Background: an optimization exercise with open tools, aiming at small area and a short achievable clock period. Do not read the settings as production practice.
RTL that was checked went through simulation tests only; none was proved equivalent to the original.
The series may have gaps, and a smaller design here may also do less where the tests do not look.
No functional check of the RTL was part of runs 2 to 4.

Fig. 1: run 1, sizing map
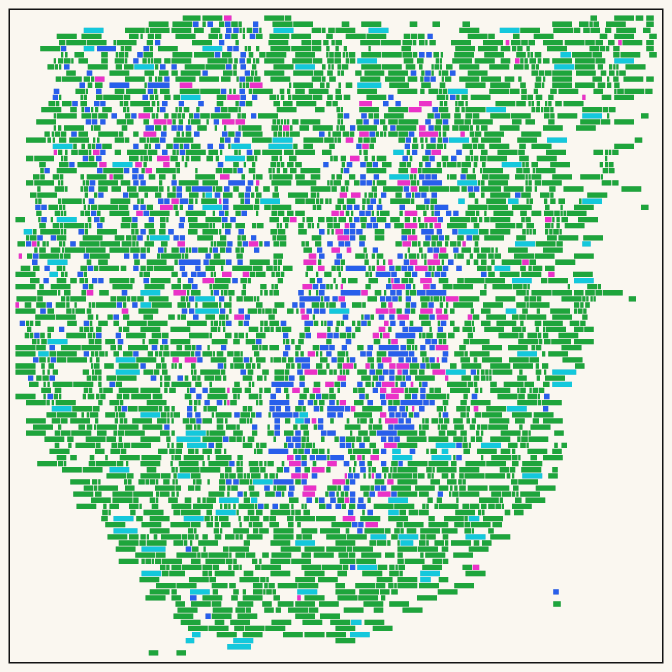
Fig. 2: run 1, metal layers overlaid
The bar under the picture is 100 µm long.
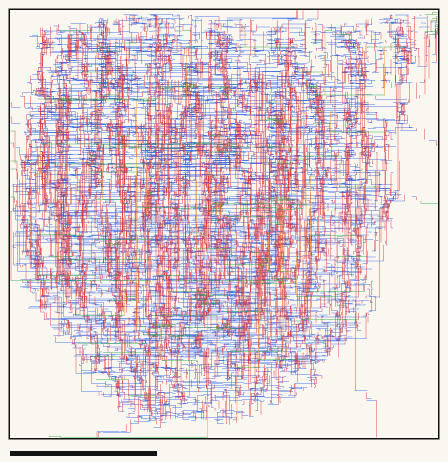
Fig. 3: run 1, port wiring
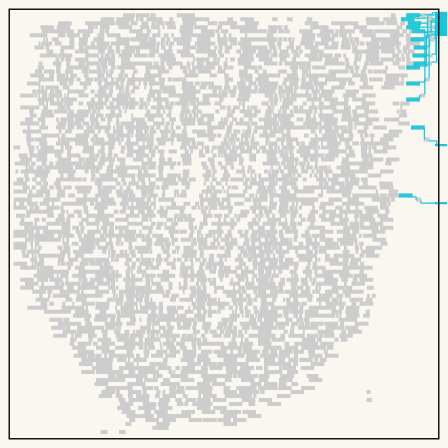
==> design/flow/design.v <==
module FIR1_MultiplyBlock (
  X,
  Y1,
  Y2,
  Y3,
  Y4,
  Y5,
  Y6,
  Y7,
  Y8,
  Y9,
  Y10,
  Y11,
  Y12,
  Y13,
  Y14,
  Y15,
  Y16,
  Y17,
  Y18,
  Y19,
	Y20,
	Y21,
	Y22,
	Y23
);
  input signed   [13:0] X;  
  output signed [13:0] Y2, Y4, Y6, Y8, Y10, Y14, Y16, Y18, Y20, Y22;
  output signed [17:0] Y1, Y23;
  output signed [20:0] Y3, Y21;
  output signed [22:0] Y5, Y19;
  output signed [23:0] Y7, Y17;
  output signed [25:0] Y9, Y15;
  output signed [27:0] Y11, Y12, Y13;
  wire signed [13:0] W1, W3, W5, W7, W9, W13, W15, W17, W19, W21;
  wire signed [17:0] W0, W22;
  wire signed [20:0] W2, W20;
  wire signed [22:0] W4, W18;
  wire signed [23:0] W6, W16;
  wire signed [25:0] W8, W14;
  wire signed [27:0] W10, W11, W12;
  assign Y1 = W0;
  assign Y2 = W1;
  assign Y3 = W2;
  assign Y4 = W3;
  assign Y5 = W4;
  assign Y6 = W5;
  assign Y7 = W6;
  assign Y8 = W7;
  assign Y9 = W8;
  assign Y10 = W9;
  assign Y11 = W10;
  assign Y12 = W11;
  assign Y13 = W12;
  assign Y14 = W13;
  assign Y15 = W14;
  assign Y16 = W15;
  assign Y17 = W16;
  assign Y18 = W17;
  assign Y19 = W18;
  assign Y20 = W19;
  assign Y21 = W20;
  assign Y22 = W21;
  assign Y23 = W22;
  wire signed [13:0] w0, w1;
  wire signed [15:0] w3, w4;
  wire signed [17:0] w12, w12_;
  wire signed [18:0] w21, w24;
  wire signed [19:0] w63, w64;
  wire signed [20:0] w84;
  wire signed [21:0] w252;
  wire signed [22:0] w315, w336, w337, w337_;
  wire signed [23:0] w1008;
  wire signed [25:0] w2693, w2693_, w2696;
  wire signed [26:0] w5071, w5386;
  wire signed [27:0] w10142, w16384;
  assign w1 = X;
  assign w0 = 0;
  assign w1008 = w63 << 4; 
  assign w10142 = w5071 << 1; 
  assign w12 = w3 << 2; 
  assign w12_ = -1 * w12; 
  assign w16384 = w1 << 14; 
  assign w21 = w24 - w3; 
  assign w24 = w3 << 3; 
  assign w252 = w63 << 2; 
  assign w2693 = w2696 - w3; 
  assign w2693_ = -1 * w2693;
  assign w2696 = w337 << 3; 
  assign w3 = w4 - w1; 
  assign w315 = w63 + w252;
  assign w336 = w21 << 4;
  assign w337 = w1 + w336;
  assign w337_ = -1 * w337;
  assign w4 = w1 << 2;
  assign w5071 = w5386 - w315;
  assign w5386 = w2693 << 1;
  assign w63 = w64 - w1;
  assign w64 = w1 << 6;
  assign w84 = w21 << 2;
  assign W0 = w12_; 
  assign W1 = w0; 
  assign W2 = w84; 
  assign W3 = w0; 
  assign W4 = w337_; 
  assign W5 = w0;
  assign W6 = w1008;
  assign W7 = w0;
  assign W8 = w2693_;
  assign W9 = w0;
  assign W10 = w10142;
  assign W11 = w16384;
  assign W12 = w10142;
  assign W13 = w0;
  assign W14 = w2693_;
  assign W15 = w0;
  assign W16 = w1008;
  assign W17 = w0;
  assign W18 = w337_;
  assign W19 = w0;
  assign W20 = w84;
  assign W21 = w0;
  assign W22 = w12_;
endmodule
module FIR1 (
    X,
    clk,
    Y,
    reset
);
  input   [13:0] X;
  input    clk;
  output  [13:0] Y;
  input    reset;
  reg [13:0] Y;
  wire [29:0] Y_in;
  always@(posedge clk or posedge reset) begin
    if(reset) begin
      Y <= 14'h0000;
    end  else begin
      Y <= Y_in[29:16];
    end
  end
  wire signed [13:0] multProducts1, multProducts3, multProducts5, multProducts7, multProducts9, multProducts13, multProducts15, multProducts17, multProducts19, multProducts21;
  wire signed [17:0] multProducts0, multProducts22;
  wire signed [20:0] multProducts2, multProducts20;
  wire signed [22:0] multProducts4, multProducts18;
  wire signed [23:0] multProducts6, multProducts16;
  wire signed [25:0] multProducts8, multProducts14;
  wire signed [27:0] multProducts10, multProducts11, multProducts12;
  FIR1_MultiplyBlock fir_multiply(
    .X(X),
    .Y1(multProducts0),
    .Y2(multProducts1),
    .Y3(multProducts2),
    .Y4(multProducts3),
    .Y5(multProducts4),
    .Y6(multProducts5),
    .Y7(multProducts6),
    .Y8(multProducts7),
    .Y9(multProducts8),
    .Y10(multProducts9),
    .Y11(multProducts10),
    .Y12(multProducts11),
    .Y13(multProducts12),
    .Y14(multProducts13),
    .Y15(multProducts14),
    .Y16(multProducts15),
    .Y17(multProducts16),
    .Y18(multProducts17),
    .Y19(multProducts18),
    .Y20(multProducts19),
    .Y21(multProducts20),
    .Y22(multProducts21),
    .Y23(multProducts22)
  );
  reg signed [17:0] firStep0, firStep1;
  reg signed [20:0] firStep2, firStep3;
  reg signed [22:0] firStep4, firStep5;
  reg signed [24:0] firStep6, firStep7;
  reg signed [26:0] firStep8, firStep9;
  reg signed [27:0] firStep10;
  reg signed [28:0] firStep11;
  reg signed [29:0] firStep12, firStep13, firStep14, firStep15, firStep16, firStep17, firStep18, firStep19, firStep20, firStep21;
  always@(posedge clk or posedge reset) begin
    if(reset) begin
      firStep0  <= 18'h00000;
      firStep1  <= 18'h00000;
      firStep2  <= 21'h000000;
      firStep3  <= 21'h000000;
      firStep4  <= 23'h000000;
      firStep5  <= 23'h000000;
      firStep6  <= 24'h000000;
      firStep7  <= 24'h000000;
      firStep8  <= 26'h0000000;
      firStep9  <= 26'h0000000;
      firStep10 <= 28'h0000000;
      firStep11 <= 29'h00000000;
      firStep12 <= 30'h00000000;
      firStep13 <= 30'h00000000;
      firStep14 <= 30'h00000000;
      firStep15 <= 30'h00000000;
      firStep16 <= 30'h00000000;
      firStep17 <= 30'h00000000;
      firStep18 <= 30'h00000000;
      firStep19 <= 30'h00000000;
	    firStep20 <= 30'h00000000;
	    firStep21 <= 30'h00000000;
    end
    else begin
      firStep0  <=  multProducts0;
      firStep1  <=  firStep0 + multProducts1;
      firStep2  <=  firStep1 + multProducts2;
      firStep3  <=  firStep2 + multProducts3;
      firStep4  <=  firStep3 + multProducts4;
      firStep5  <=  firStep4 + multProducts5;
      firStep6  <=  firStep5 + multProducts6;
      firStep7  <=  firStep6 + multProducts7;
      firStep8  <=  firStep7 + multProducts8;
      firStep9  <=  firStep8 + multProducts9;
      firStep10 <=  firStep9 + multProducts10;
      firStep11 <=  firStep10 + multProducts11;
      firStep12 <=  firStep11 + multProducts12;
      firStep13 <=  firStep12 + multProducts13;
      firStep14 <=  firStep13 + multProducts14;
      firStep15 <=  firStep14 + multProducts15;
      firStep16 <=  firStep15 + multProducts16;
      firStep17 <=  firStep16 + multProducts17;
	    firStep18 <=  firStep17 + multProducts18;
	    firStep19 <=  firStep18 + multProducts19;
	    firStep20 <=  firStep19 + multProducts20;
	    firStep21 <=  firStep20 + multProducts21;
    end
  end
  assign Y_in = firStep21+ multProducts22;
endmodule
==> design/flow/run.sh <==
#!/bin/bash
# synth_recipe.tcl (not shown) runs the flow's synth.tcl, then flattens the netlist and writes it again
# the make line also repeats each setting of config.mk as NAME=value (left out here)
make -C /OpenROAD-flow-scripts/flow DESIGN_CONFIG=/design/flow/config.mk WORK_HOME=/design/flow/orfs CLKGATE_MAP_FILE= SYNTH_SCRIPT=/design/flow/synth_recipe.tcl finish
==> design/flow/config.mk <==
export PLATFORM = sky130hd
export DESIGN_NAME = FIR1
export DESIGN_NICKNAME = FIR1
export VERILOG_FILES = /design/flow/design.v
export SDC_FILE = /design/flow/constraint.sdc
export NUM_CORES = 4
export LEC_CHECK = 0
export CAP_MARGIN = 20
export CORE_MARGIN = 2
export CORE_UTILIZATION = 40
export SLEW_MARGIN = 20
==> design/flow/constraint.sdc <==
create_clock -name core_clock -period 10.0 [get_ports {clk}]
set_input_delay 2.0000 -clock core_clock [delete_from_list [all_inputs] [get_ports {clk}]]
set_output_delay 2.0000 -clock core_clock [all_outputs]
set_load 0.01 [all_outputs]
==> flow_metrics.py, run 1 <==
metrics = {
    "global_route": {
        "grt_pass1_wl_um": 132600,
        "antenna_found_initial": 2,
    },
    "timing": {
        "setup_ws_ns": 0.2800,
        "fmax_mhz": 102.9,
        "slew_headroom_pct": 27.97,
    },
    "layout": {
        "nFillCells": 7258,
        "buffers": 580,
        "seq_cell_count": 581,
        "area_growth_pct": 27.02,
        "seqCellArea_mm2": 0.01454,
        "final_util_pct": 51.07,
    },
    "route": {
        "avgRoutedWirePerCell_um": 17.28,
        "antenna_left": 0,
        "met3_length_um": 3164,
    },
    "synthesis": {
        "synth.net_count": 3464,
        "ys_seq_area_share_pct": 44.25,
        "synth_edf_count": 0,
        "syn_area_per_cell_um2": 10.85,
    },
    "floorplanning": {
        "initial_core_util_pct": 40.20,
        "pin_count": 30,
        "die_w_um": 290.6,
    },
    "worst_setup_path": {
        "start_kind": "primary input",
    },
    "placed_design": {
        "routabilityCongestion": 0.8866,
        "dp.cells": 4635,
        "port_buffers": 29,
    },
    "outcome": {
        "outcome": "complete, no violations",
    },
    "cts": {
        "clkTransAtPathRegs_ns": 0.06,
        "insertion_delay_ns": 0.61,
    },
}
-- Fig. 1 (at the start) --
green -> _0 and _1 cells  # cells 2850, share 77%
magenta -> _2 cells  # cells 164, share 4.4%
cyan -> _6 and larger  # cells 105, share 2.8%
blue -> _3 and _4 cells  # cells 592, share 16%

-- Fig. 2 (at the start) --
green -> metal 3  # wire length 3160 µm
blue -> metal 1  # wire length 40.2 mm
red -> metal 2  # wire length 37.6 mm
orange -> metal 4  # wire length 1720 µm

-- Fig. 3 (at the start) --
cyan -> Y  # bits 14, direction output, edge right, end cells 14, buffers 14, wire 310 µm

==> run 1: through the flow <==
stage | instance area (µm²) | hold WS (ns) | TNS, ns
floorplan | 32920 | 0.3312 | 0
global placement | 38420 | 0.3310 | -16.83
detailed placement | 38420 | 0.3347 | -18.41
CTS | 40990 | 0.3277 | 0
global route | 41730 | 0.3400 | -0.04155
finish | 41730 | 0.3306 | 0
==> run 1: cell families after synthesis <==
group,synth area share (%)
AND/OR/NAND/NOR,9.864
XOR/XNOR,11.04
buffers and inverters,2.491
AO/OA/AOI/OAI,15.39
adder cells (fa/ha/maj),16.82
flip-flops,44.25
multiplexers,0.1371
==> run 1: synth_stat cells (all sizes together) (5+ instances only) <==
library cell | count | share of area (%)
xnor2 | 306 | 8.4
clkbuf | 11 | 0.13
nor2b | 31 | 0.59
a211oi | 18 | 0.49
a31o | 14 | 0.40
or2 | 8 | 0.15
o2111ai | 6 | 0.18
a21boi | 7 | 0.16
a21oi | 248 | 3.8
nor3b | 9 | 0.24
a211o | 8 | 0.21
a21o | 97 | 2.2
xor2 | 88 | 2.4
nor2 | 196 | 2.3
o21bai | 90 | 2.1
o31ai | 12 | 0.33
o31a | 5 | 0.13
or4 | 6 | 0.15
a31oi | 25 | 0.50
fa | 29 | 1.8
dfrtp | 581 | 44
nand2 | 120 | 1.4
nor4 | 10 | 0.24
and2 | 21 | 0.40
o21ai | 109 | 1.7
nand3 | 59 | 0.94
and3 | 23 | 0.44
a41o | 10 | 0.30
ha | 391 | 15
inv | 200 | 2.3
o21a | 45 | 1.0
o211ai | 6 | 0.14
nand2b | 25 | 0.48
nand4 | 17 | 0.36
and3b | 5 | 0.13
nand3b | 5 | 0.11
maj3 | 5 | 0.16
nor3 | 77 | 1.2
o41ai | 6 | 0.18
or3 | 23 | 0.45
==> run 1: final timing paths <==
| kind | startpoint | end | slack (ns) | cells after the start |
|---|---|---|---|---|
| setup / recovery | X[0] | firStep12[28]$_DFF_PP0_ | 0.28 | 40 |
| min in group asynchronous | reset | firStep20[7]$_DFF_PP0_ | 1.74 | 2 |
| max in group asynchronous | reset | firStep11[14]$_DFF_PP0_ | 6.13 | 4 |
| hold reg to reg | firStep14[8]$_DFF_PP0_ | firStep15[8]$_DFF_PP0_ | 0.33 | 0 |
| hold / removal | firStep14[8]$_DFF_PP0_ | firStep15[8]$_DFF_PP0_ | 0.33 | 0 |
| setup reg to reg | firStep15[5]$_DFF_PP0_ | firStep16[29]$_DFF_PP0_ | 5.20 | 15 |
==> run 1: timing repair <==
item	CTS	global route
pin swaps	20	62
endpoints found under the setup margin	12	25
resized for setup	42	122
buffers inserted	7	22
==> run 1: placed cells by master, fill, tap and decap left out, types with 9 or more instances in the layout <==
| master | Yosys | routed |
|---|---|---|
| xor2_1 | 87 | 80 |
| fa_1 | 29 | 29 |
| ha_1 | 391 | 372 |
| and2_1 | 21 | 19 |
| a41o_1 | 10 | 10 |
| clkbuf_8 | 0 | 11 |
| or3_1 | 22 | 20 |
| a31oi_1 | 24 | 23 |
| clkinv_2 | 0 | 9 |
| nand4_1 | 15 | 15 |
| nand2_1 | 119 | 117 |
| nand3_1 | 58 | 56 |
| bufinv_16 | 0 | 9 |
| ha_4 | 0 | 15 |
| a21oi_2 | 2 | 16 |
| o21ai_0 | 106 | 88 |
| a211oi_1 | 13 | 11 |
| xnor2_1 | 297 | 277 |
| inv_2 | 4 | 10 |
| buf_4 | 1 | 542 |
| nor2_1 | 193 | 183 |
| nand2b_1 | 25 | 25 |
| o21ai_1 | 3 | 14 |
| xnor2_2 | 8 | 27 |
| nor2b_1 | 31 | 29 |
| a21o_1 | 97 | 97 |
| o21bai_1 | 89 | 89 |
| a21oi_1 | 246 | 231 |
| nor3_1 | 76 | 70 |
| a31o_2 | 13 | 13 |
| clkbuf_16 | 0 | 69 |
| nor2_2 | 2 | 10 |
| inv_1 | 195 | 188 |
| dfrtp_1 | 581 | 581 |
| clkdlybuf4s50_1 | 0 | 22 |
| and3_1 | 23 | 20 |
| o21a_1 | 45 | 45 |
==> run 1: worst max-delay path, delay by kind of cell <==
kind,cells,cell delay (ns)
adders and majority gates,7,1.93
and+or+nand+nor,9,2.00
AOI/OAI and AO/OA,11,2.74
xor gates and xnor gates,5,0.69
buffers and inverters,8,0.85
--- run 2: outline of the changes from run 1 ---
design/flow/design.v: 236 -> 843 lines; modules unchanged: 0
  FIR1: edited, 112 -> 843 lines
  removed: FIR1_MultiplyBlock
Fig. 4: run 2, sizing map
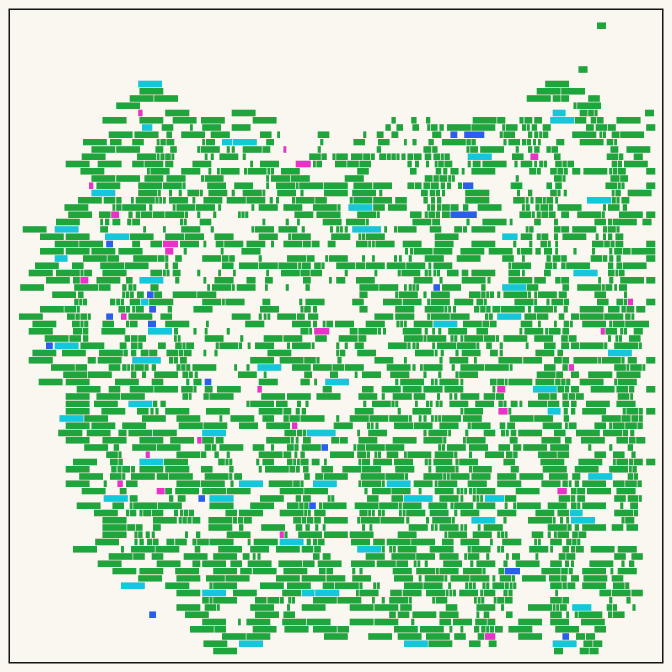
magenta -> _2 cells  # cells 25, share 1.2%
cyan -> _6 and larger  # cells 55, share 2.7%
green -> _0 and _1 cells  # cells 1947, share 95%
blue -> _3 and _4 cells  # cells 18, share 0.88%

Fig. 5: run 2, port wiring
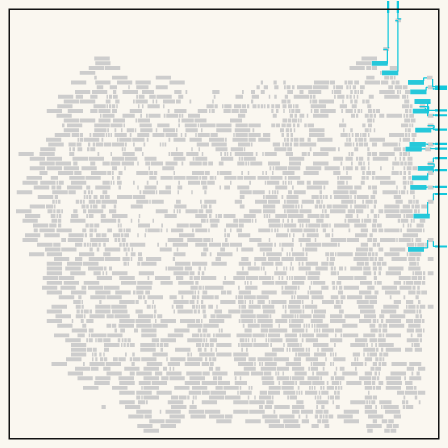
cyan -> Y  # bits 14, direction output, edge 12 right, 2 top, end cells 14, buffers 14, wire 176 µm

Fig. 6: run 2, metal layers overlaid
The bar under the picture is 50 µm long.
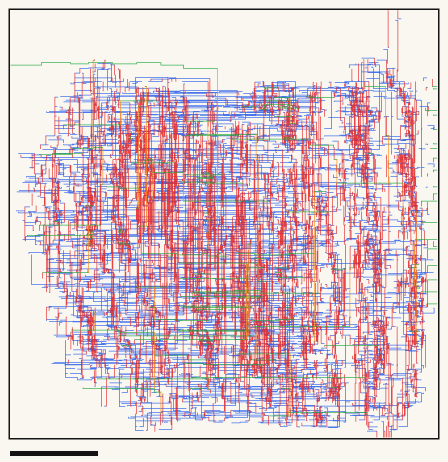
wire per inst: 19.74 µm
DRT Wirelength: 55300 µm

Fig. 7: run 2, congestion heat map
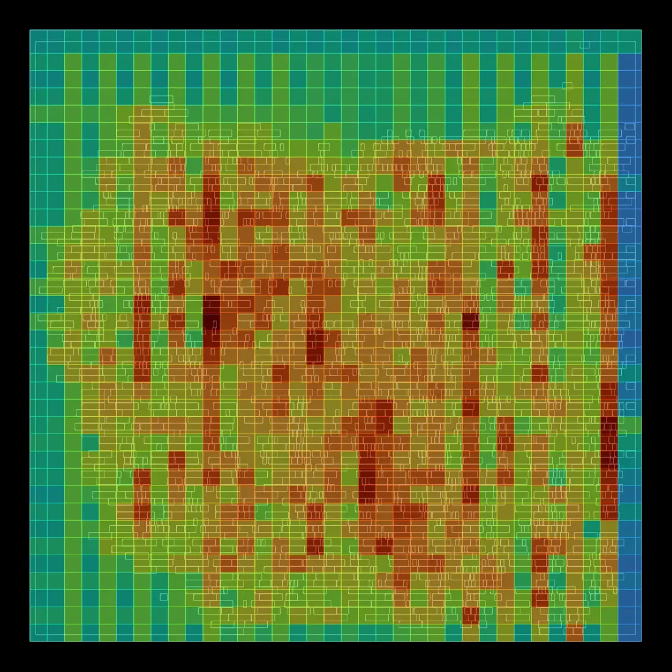
GRT met1 Usage: 26.60%
met2 Use GR: 32.89%
post-layout util: 45.36%
GR Util met3: 3.117%
gr busiest metal: met2

==> run 2 against run 1 <==
Compared with the run above:
- still clean on timing, DRC and antenna
- area after synthesis is 30% lower
- clock skew is 0.0062 ns lower
- critical path depth is 14 lower
- critical endpoint is now r2[26]$_DFF_PP0_
==> flow_metrics.py, run 2 <==
metrics = {
    "worst_setup_path": {
        "rrSetupSlack_ns": 1.49,
        "r2r_cells": 26,
        "cp_common_cell": "fa_1",
        "crit_path_start": "d8[0]$_DFF_PP0_",
        "cp_top_family": "adder cells",
        "rr_endpoint": "r2[26]$_DFF_PP0_",
        "critPathCapture": "r2[26]$_DFF_PP0_",
        "start_kind": "flop",
        "rr_startpoint": "d8[0]$_DFF_PP0_",
        "worst-path-buf-inv": 3,
        "cp.depth": 26,
    },
    "cts": {
        "cts_resized": 0,
        "insertion_delay_ns": 0.58,
        "cts-root-buf": "clkbuf_16",
        "cts_buffer_depth": 3,
        "post_cts_buffers": 0,
        "cts_buffers": 40,
        "clkTransAtPathRegs_ns": 0.07,
    },
    "global_route": {
        "antenna_found_initial": 3,
        "grt_pass1_wl_um": 88280,
        "track_usage_pct": 19.69,
        "grt_pass1_vias": 15490,
    },
    "synthesis": {
        "synth_top_cells_by_count": "inv_1 (439), dfrtp_1 (350), fa_1 (296)",
        "syn_area_per_cell_um2": 11.85,
        "syn_area_mm2": 0.02302,
        "post-synth-top-count-cell": "inv_1",
        "synth_top_area_cell": "dfrtp_1",
        "synth_area_leaders": "dfrtp_1 (38%), fa_1 (26%), ha_1 (10%)",
        "synth_edf_count": 0,
        "ys_seq_area_share_pct": 38.04,
        "synth_top_area_share_pct": 38.04,
        "synth.net_count": 2440,
        "synth-main-ff-cell": "dfrtp_1",
        "ys_types": 70,
    },
    "layout": {
        "final_cell_mix": "inv_1 (438), dfrtp_1 (350), fa_1 (296)",
        "nFillCells": 5192,
        "layout.nets": 2513,
        "layout.cells.non_filler": 2801,
        "area_growth_pct": 11.53,
        "layout_commonest_cell": "inv_1",
    },
    "floorplanning": {
        "pin_count": 30,
        "initial_core_util_pct": 40.67,
        "die_w_um": 243.9,
    },
    "route": {
        "antenna_left": 0,
        "route.vias.total": 13800,
        "vias_per_cell": 4.926,
    },
    "timing": {
        "tns_ns": 0,
        "fmax_mhz": 117.5,
        "setup_violations": 0,
        "slew_headroom_pct": 31.14,
    },
    "outcome": {
        "outcome": "complete, no violations",
    },
    "placed_design": {
        "port_buffers": 29,
        "dp.cells": 2729,
        "routabilityCongestion": 0.9301,
    },
}
## run 2: cell types whose count changed after synthesis, sizes merged, moves of 77 or more
cell | before | now
a21oi | 248 | 75
dfrtp | 581 | 350
ha | 391 | 186
nand2 | 120 | 43
o21bai | 90 | 8
fa | 29 | 296
inv | 200 | 440
xnor2 | 306 | 96
nor2 | 196 | 65
## run 2: routing by layer
metal,routed length [µm],vias up,track usage (%)
met3,2443,85,3.117
li1,-,6311,-
met5,0,-,0
met1,24960,7137,26.60
met4,1377,0,5.577
met2,26510,265,32.89
## run 2: worst min path at each step
| stage | from | end | slack, ns | cells after the start |
|---|---|---|---|---|
| finish | d15[13]$_DFF_PP0_ | d16[13]$_DFF_PP0_ | 0.34 | 0 |
| global route | d15[13]$_DFF_PP0_ | d16[13]$_DFF_PP0_ | 0.35 | 0 |
| detailed placement | d19[2]$_DFF_PP0_ | d20[2]$_DFF_PP0_ | 0.33 | 0 |
| floorplan | d11[0]$_DFF_PP0_ | d12[0]$_DFF_PP0_ | 0.33 | 0 |
| CTS | d15[13]$_DFF_PP0_ | d16[13]$_DFF_PP0_ | 0.34 | 0 |
| global placement | d19[3]$_DFF_PP0_ | d20[3]$_DFF_PP0_ | 0.33 | 0 |
## run 2: cell type report
cell class	count	area (µm²)	share of cell area [%]
multi-input cells	1143	12580	49.01
inverters	440	1655	6.447
clock inverters	19	242.7	0.9454
clock buffers	53	1100	4.283
well taps	756	945.9	3.684
repair buffers	40	389.1	1.516
flip-flops and latches	350	8758	34.11
## run 2: worst register-to-register path, stage by stage, from the launching register on
cell	delay [ns]
dfrtp_1	0.36
ha_1	0.19
inv_1	0.06
fa_1	0.40
nor2b_1	0.12
o21ai_0	0.13
a21boi_0	0.29
o21ai_1	0.17
a211oi_1	0.40
o31ai_1	0.23
xnor2_1	0.68
inv_1	0.22
fa_1	0.51
fa_1	0.55
fa_1	0.48
fa_1	0.56
inv_1	0.06
fa_1	0.50
fa_1	0.44
ha_1	0.42
and4_1	0.26
a211oi_1	0.27
o21ai_0	0.18
or4_4	0.47
a31oi_4	0.19
nor2_1	0.08
nor3_1	0.19
## run 2: metrics by stage
stage | setup WS [ns] | hold slack (ns) | instance area, µm²
floorplan | 2.633 | 0.3312 | 23030
global placement | 1.556 | 0.3312 | 24320
detailed placement | 1.530 | 0.3347 | 24320
CTS | 1.448 | 0.3448 | 25660
global route | 0.9378 | 0.3495 | 25680
finish | 1.492 | 0.3411 | 25680
## run 2: cells by family after synthesis
| family | share of synthesized area, % |
|---|---|
| XOR/XNOR | 4.745 |
| AO/OA/AOI/OAI | 8.136 |
| buffers and inverters | 7.326 |
| AND/OR/NAND/NOR | 5.424 |
| flip-flops | 38.04 |
| multiplexers | 0.04348 |
| adder cells (fa/ha/maj) | 36.28 |
## Run 3: what changed since run 2
--- a/design/flow/config.mk
+++ b/design/flow/config.mk
@@ -10,2 +10,3 @@
 export CORE_UTILIZATION = 40
+export SETUP_SLACK_MARGIN = 5
 export SLEW_MARGIN = 20
Fig. 8: run 3, metal layers overlaid
The bar under the picture is 50 µm long.
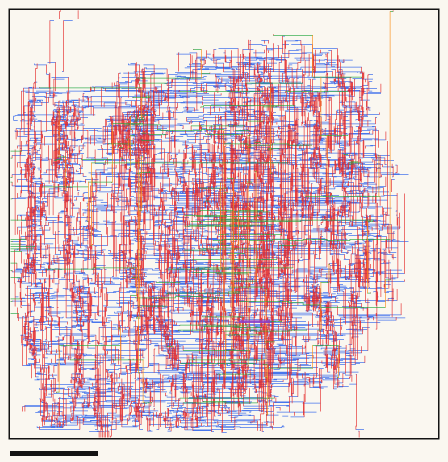
routed vias: 14240
DRT Wirelength: 58550 µm
total track usage: 20.64%
wire per inst: 20.28 µm

Fig. 9: run 3, congestion heat map
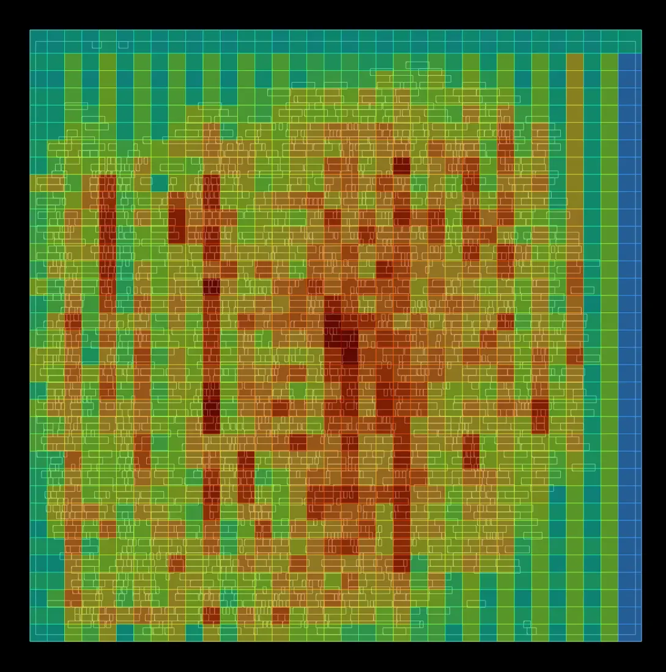
GR Util met3: 3.492%
post-layout util: 48.80%
met2 Use GR: 33.27%

Fig. 10: run 3, routed clock nets over the placement
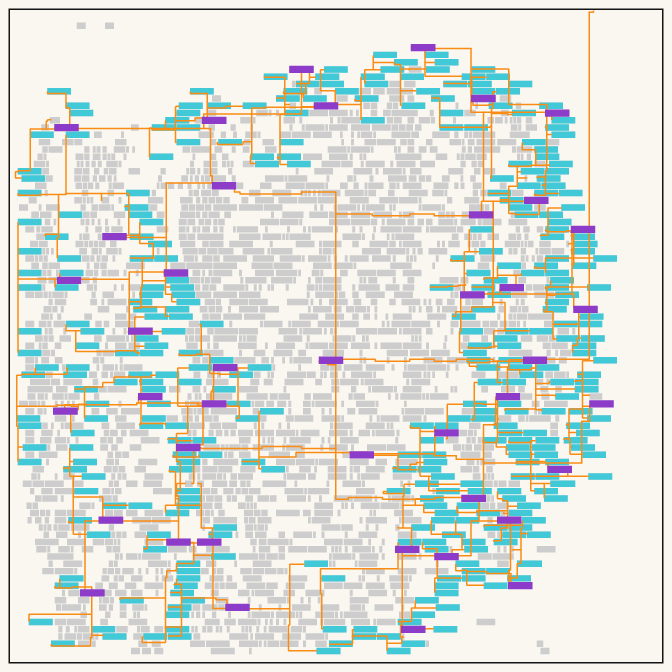
cyan -> flip-flops  # count 350
purple -> clock drivers  # count 41
orange -> clock wires  # length 4960 µm
routed clock nets = 42
flops lie = spread over the die

Fig. 11: run 3, sizing map
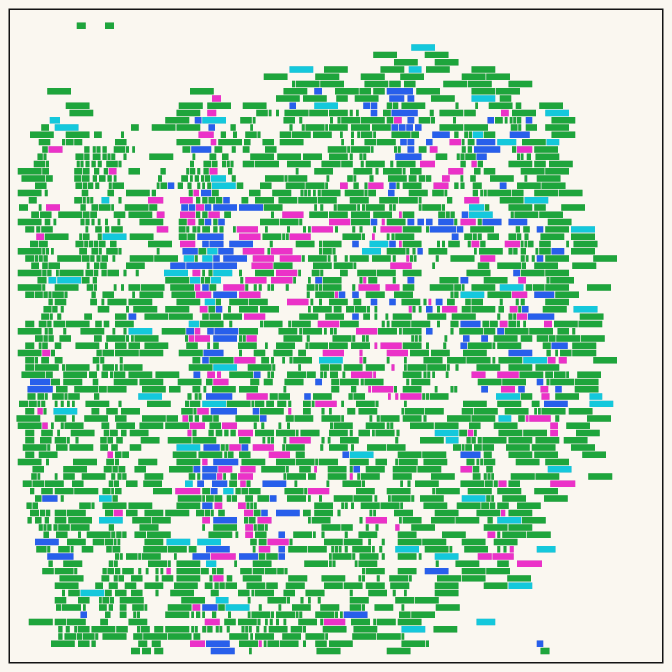
magenta -> _2 cells  # cells 170, share 8.0%
cyan -> _6 and larger  # cells 70, share 3.3%
blue -> _3 and _4 cells  # cells 151, share 7.1%
green -> _0 and _1 cells  # cells 1740, share 82%

==> run 3 against run 2 <==
Compared with the run above:
- clock skew decreased by 0.0039 ns
- global-route usage increased by 0.96 points
- first-iteration DRC count increased by 18%
- utilization increased by 3.4 points
- sequential cell count unchanged
- area after synthesis unchanged
- clock-buffer cell count increased by 2
- die area unchanged
- sequential share of layout area decreased by 2.4 points
- critical endpoint is now r2[17]$_DFF_PP0_
==> flow_metrics.py, run 3 <==
metrics = {
    "synthesis": {
        "synth-xor-area-share_pct": 4.745,
        "synth_compound_area_share_pct": 8.136,
        "synth_top_family_by_area": "adder cells",
        "synth_area_leaders": "dfrtp_1 (38%), fa_1 (26%), ha_1 (10%)",
        "post-synth-top-count-cell": "inv_1",
        "synthMuxAreaShare_pct": 0.04348,
        "ys_seq_area_share_pct": 38.04,
        "synth_top_cells_by_count": "inv_1 (439), dfrtp_1 (350), fa_1 (296)",
        "synth-main-ff-cell": "dfrtp_1",
        "synth_edf_count": 0,
        "synth.net_count": 2440,
        "ys_types": 70,
        "synth_top_area_cell": "dfrtp_1",
        "synth_top_area_share_pct": 38.04,
    },
    "outcome": {
        "outcome": "complete, no violations",
    },
    "placed_design": {
        "port_buffers": 29,
        "post-place-ws_ns": 2.014,
    },
    "layout": {
        "layout_commonest_cell": "inv_1",
        "layout.nets": 2597,
        "multi_input_area_mm2": 0.01384,
        "final_cell_area_mm2": 0.02762,
        "nFillCells": 5082,
        "final_cell_mix": "inv_1 (416), dfrtp_1 (346), fa_1 (254)",
        "seqCellArea_mm2": 0.008763,
        "area_growth_pct": 19.99,
    },
    "cts": {
        "cts_buffers": 41,
        "insertion_delay_ns": 0.58,
        "cts_buffer_depth": 3,
        "clkTransAtPathRegs_ns": 0.06,
    },
    "worst_setup_path": {
        "start_kind": "flop",
        "cp_common_cell": "fa_2",
    },
    "global_route": {
        "grt_pass1_wl_um": 93080,
        "antenna_found_initial": 5,
        "grt_pass1_vias": 15860,
    },
    "floorplanning": {
        "pin_count": 30,
        "die_w_um": 243.9,
        "initial_core_util_pct": 40.67,
    },
    "timing": {
        "setup_ws_ns": 2.656,
        "fmax_mhz": 136.2,
        "setup_violations": 0,
        "slew_headroom_pct": 27.24,
        "tns_ns": 0,
    },
    "route": {
        "antenna_left": 0,
    },
}
==> run 3: cell types whose count changed in the layout (fill, tap and decap cells not counted), moves of 21 or more <==
cell / change
buf_4: +69
fa_1: -42
fa_2: +42
ha_1: -24
inv_1: -22
inv_2: +21
xnor2_1: -22
==> run 3: stage by stage <==
| stage | hold slack, ns | instances |
|---|---|---|
| final | 0.3327 | 2887 |
| after global placement | 0.3316 | 2724 |
| after floorplan | 0.3312 | 1942 |
| after CTS | 0.3284 | 2832 |
| after detailed placement | 0.3347 | 2724 |
| after global routing | 0.3340 | 2887 |
==> run 3: final timing paths <==
check,cells past startpoint,startpoint,slack (ns),to
setup / recovery,30,d6[0]$_DFF_PP0_,2.66,r2[17]$_DFF_PP0_
hold / removal,0,d19[9]$_DFF_PP0_,0.33,d20[9]$_DFF_PP0_
setup reg to reg,30,d6[0]$_DFF_PP0_,2.66,r2[17]$_DFF_PP0_
hold reg to reg,0,d19[9]$_DFF_PP0_,0.33,d20[9]$_DFF_PP0_
max in group asynchronous,3,reset,6.77,d9[12]$_DFF_PP0_
min in group asynchronous,2,reset,1.90,d17[2]$_DFF_PP0_
==> run 3: critical path: cells and delay by family, from the launching register on <==
| family | cells | cell delay, ns |
|---|---|---|
| AOI/OAI and AO/OA | 11 | 2.36 |
| xor gates and xnor gates | 2 | 0.49 |
| adders and majority gates | 9 | 3.31 |
| buffers and inverters | 7 | 0.57 |
| DFF | 1 | 0.40 |
| and+or+nand+nor | 1 | 0.05 |
==> run 3: kinds of logic (layout without fill, tap and decap cells) <==
group,after synthesis,in the layout
buf+inv,449,638
xor+xnor,123,123
fa+ha+maj,492,492
simple gates,247,247
mux,1,1
flops,350,350
compound gates,280,280
==> run 3: final cells by class <==
type | instances | share of cell area, %
Multi-Input combinational cell | 1143 | 50.10
Clock inverter | 20 | 0.5933
Sequential cell | 350 | 31.72
Clock buffer | 55 | 4.158
Tap cell | 756 | 3.424
Timing Repair Buffer | 123 | 4.004
Inverter | 440 | 6.001
==> run 3: timing repair <==
action                     4_1_cts  5_1_grt
pin swaps                       73       85
setup buffers                   33       55
setup endpoints to repair       32       28
hold buffers                     0        0
resized for setup               82       89
==> run 3: per-layer routing <==
metal / vias up / part of all wire [%] / wire length, µm / GRT usage (%)
li1: 6461 / - / - / -
met1: 7419 / 45 / 26450 / 29.04
met2: 265 / 48 / 27850 / 33.27
met3: 96 / 4.6 / 2674 / 3.492
met4: 2 / 2.7 / 1562 / 5.344
met5: - / 0.027 / 16 / 0
==> run 4: too many edits to list; what changed since run 3 <==
design/flow/design.v: 843 -> 977 lines; modules unchanged: 0
  FIR1: edited, 843 -> 977 lines
Fig. 12: run 4, port wiring
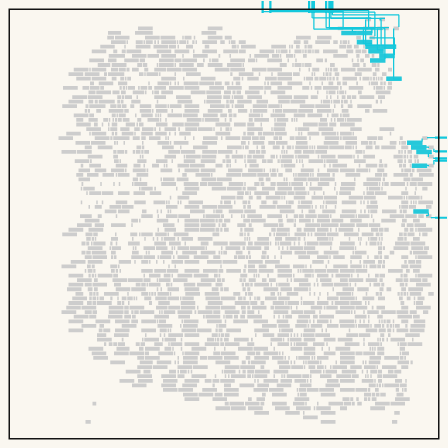
Ports: 30
I/O Buffers: 29

Fig. 13: run 4, routed clock nets over the placement
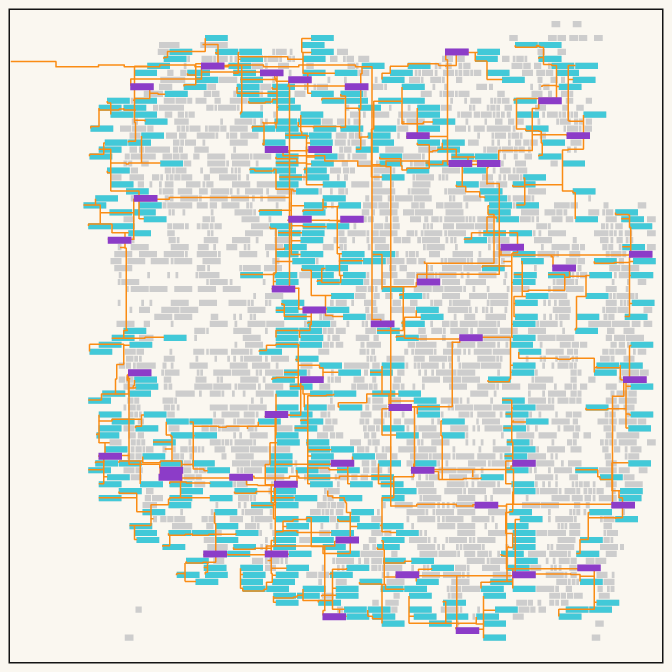
purple -> clock drivers  # count 48
cyan -> flip-flops  # count 439
orange -> clock wires  # length 5750 µm
routed clock nets = 49
flops lie = spread over the die

Fig. 14: run 4, congestion heat map
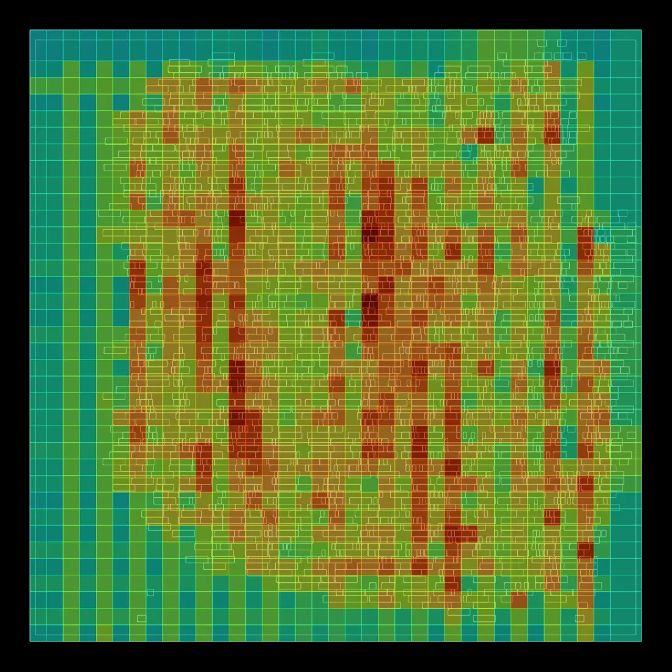
total track usage: 16.95%
met2 Use GR: 29.16%
GR Util met3: 2.705%

Fig. 15: run 4, metal layers overlaid
The bar under the picture is 100 µm long.
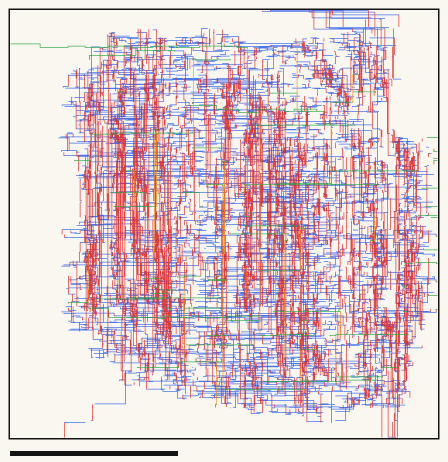
green -> metal 3  # wire length 1700 µm
red -> metal 2  # wire length 24.9 mm
orange -> metal 4  # wire length 1260 µm
blue -> metal 1  # wire length 22.7 mm

==> run 4 against run 3 <==
Compared with the run above:
- still clean on timing, DRC and antenna
- sequential cell count increased by 89
- routed wire length decreased by 14%
- fmax increased by 48%
- global-route usage decreased by 3.7 points
- die area increased by 8.8%
- first-iteration DRC count decreased by 18%
- clock skew increased by 0.0019 ns
==> flow_metrics.py, run 4 <==
metrics = {
    "timing": {
        "tightest_slew_ns": 0.9684,
        "setup_violations": 0,
        "fin_worst_skew_ns": 0.02275,
        "fmax_mhz": 201.3,
        "slew_headroom_pct": 35.22,
        "tns_ns": 0,
    },
    "worst_setup_path": {
        "critPathKind": "flop to flop",
        "start_kind": "flop",
    },
    "global_route": {
        "use_met1_pct": 22.25,
        "grt_pass1_wl_um": 83230,
        "top_usage_layer": "met2",
        "antenna_found_initial": 1,
        "grt_pass1_vias": 15320,
    },
    "route": {
        "vias_per_cell": 4.489,
        "avgRoutedWirePerCell_um": 17.05,
        "antenna_left": 0,
        "route.vias.total": 13310,
    },
    "floorplanning": {
        "initial_core_util_pct": 40.56,
        "die_w_um": 254.4,
        "coreArea_mm2": 0.06183,
    },
    "cts": {
        "cts_buffers": 48,
        "insertion_delay_ns": 0.59,
        "cts-hold-fix-buffers": 0,
        "cts-root-buf": "clkbuf_16",
        "clkTransAtPathRegs_ns": 0.06,
    },
    "synthesis": {
        "post-synth-top-count-cell": "inv_1",
        "synth_edf_count": 0,
        "ys_seq_area_share_pct": 43.81,
        "syn_area_mm2": 0.02507,
        "synth-main-ff-cell": "dfrtp_1",
        "synth.net_count": 2504,
        "synth_area_leaders": "dfrtp_1 (44%), fa_1 (24%), ha_1 (10%)",
        "ys_types": 63,
        "syn_area_per_cell_um2": 12.70,
        "synth_top_area_cell": "dfrtp_1",
    },
    "layout": {
        "layout.nets": 2620,
        "area_growth_pct": 14.55,
        "final_cell_mix": "inv_1 (519), dfrtp_1 (439), fa_1 (287)",
        "final_util_pct": 46.46,
        "nFillCells": 5470,
        "layout_commonest_cell": "inv_1",
    },
    "placed_design": {
        "routabilityCongestion": 0.8554,
    },
    "outcome": {
        "outcome": "complete, no violations",
    },
}
==> run 4: cell types whose count changed after synthesis, moves of 15 or more <==
cell	delta
a21oi_1	-15
inv_1	+91
dfrtp_1	+89
nor2_1	-16
nand2_1	-16
ha_1	+21
==> run 4: path summary, 6_finish.rpt <==
kind,from,end,slack (ns),cells after the start
min in group asynchronous,reset,d10[1]$_DFF_PP0_,1.93,2
max,d2[0]$_DFF_PP0_,r2b[13]$_DFF_PP0_,5.03,20
max reg2reg,d2[0]$_DFF_PP0_,r2b[13]$_DFF_PP0_,5.03,20
min reg2reg,d17[3]$_DFF_PP0_,d18[3]$_DFF_PP0_,0.34,0
min,d17[3]$_DFF_PP0_,d18[3]$_DFF_PP0_,0.34,0
max in group asynchronous,reset,Y[0]$_DFF_PP0_,6.15,4
==> run 4: cell type report <==
cell class	instances	area [µm²]	share of cell area [%]
Multi-Input combinational cell	1004	12570	43.76
Sequential cell	439	10990	38.25
Inverter	532	2001	6.966
Clock buffer	66	1339	4.661
Tap cell	837	1047	3.646
Timing Repair Buffer	66	588.1	2.047
Clock inverter	22	192.7	0.6709
==> run 4: metal layers <==
metal	up-vias	share of wire [%]
met3	70	3.4
met1	6852	45
met4	0	2.5
met2	151	49
met5	-	0
li1	6241	-
==> run 4: timing repair <==
action	4_1_cts	5_1_grt
gates resized for setup	39	56
buffers inserted	12	15
setup endpoints to repair	40	40
pin swaps	9	44
==> run 4: stage by stage <==
step | instances | area [µm²] | setup slack, ns | hold WS (ns)
after CTS | 2951 | 28350 | 4.985 | 0.3332
after global placement | 2851 | 26500 | 4.216 | 0.3315
after global routing | 2966 | 28720 | 4.836 | 0.3454
after floorplan | 1975 | 25080 | 2.069 | 0.3312
final | 2966 | 28720 | 5.033 | 0.3382
after detailed placement | 2851 | 26500 | 4.197 | 0.3347
==> run 4: kinds of logic (layout without fill, tap and decap cells) <==
family | count (synthesis) | count (layout) | share of synthesized area, %
flip-flops | 439 | 439 | 43.81
multiplexers | 1 | 1 | 0.05488
XOR/XNOR | 126 | 126 | 4.551
adder cells (fa/ha/maj) | 523 | 523 | 35.16
other | 1 | 1 | 0.01496
buffers and inverters | 532 | 686 | 7.964
AO/OA/AOI/OAI | 202 | 202 | 5.544
AND/OR/NAND/NOR | 151 | 151 | 2.899
==> run 4: worst max-delay path: stages, from the launching register on <==
cell and delay [ns]:
dfrtp_1 0.39, ha_2 0.19, inv_2 0.06, fa_2 0.20
nor2b_1 0.05, o21a_1 0.20, o21ai_2 0.19, a21oi_2 0.11
a211oi_2 0.35, o21bai_1 0.16, a21oi_2 0.29, xnor2_2 0.11
buf_4 0.17, fa_1 0.48, inv_1 0.05, fa_1 0.50
inv_2 0.04, fa_2 0.33, fa_1 0.50, inv_1 0.05
fa_1 0.42

-- separate check: timing with driven ports --
The results above use ideal ports. As a check the final layouts listed here were re-extracted and re-timed, cells and wires unchanged. Step 1: set_driving_cell puts a clkbuf_16 on clk and a buf_2 on each other input, an assumption about the parent block. Step 2 moves the port delays by t, midway between the first and last clock arrival at a register: inputs arrive t later, outputs are due t later. That takes back most of the time a late clock gives input paths. Three values: ideal ports, drivers, drivers and shift; two values: the first two.
run | t, ns | setup WS [ns] | clock arrival spread, ns | worst slew at a driven data input, ns | cell pins on the clock port's net
run 1 | 0.661 | 0.280 / 0.270 / -0.391 | 0.035 / 0.035 | 0.11 | 1
run 2 | 0.621 | 1.492 / 1.492 / 1.492 | 0.026 / 0.026 | 0.03 | 1
run 3 | 0.631 | 2.656 / 2.656 / 2.656 | 0.022 / 0.021 | 0.04 | 1
run 4 | 0.645 | 5.033 / 5.033 / 4.593 | 0.023 / 0.023 | 0.06 | 1
Met with ideal ports but missed after step 2: setup timing in run 1. For run 1, which loses most, drivers alone change the setup slack by -0.010 ns; drivers and shift together by -0.671 ns.
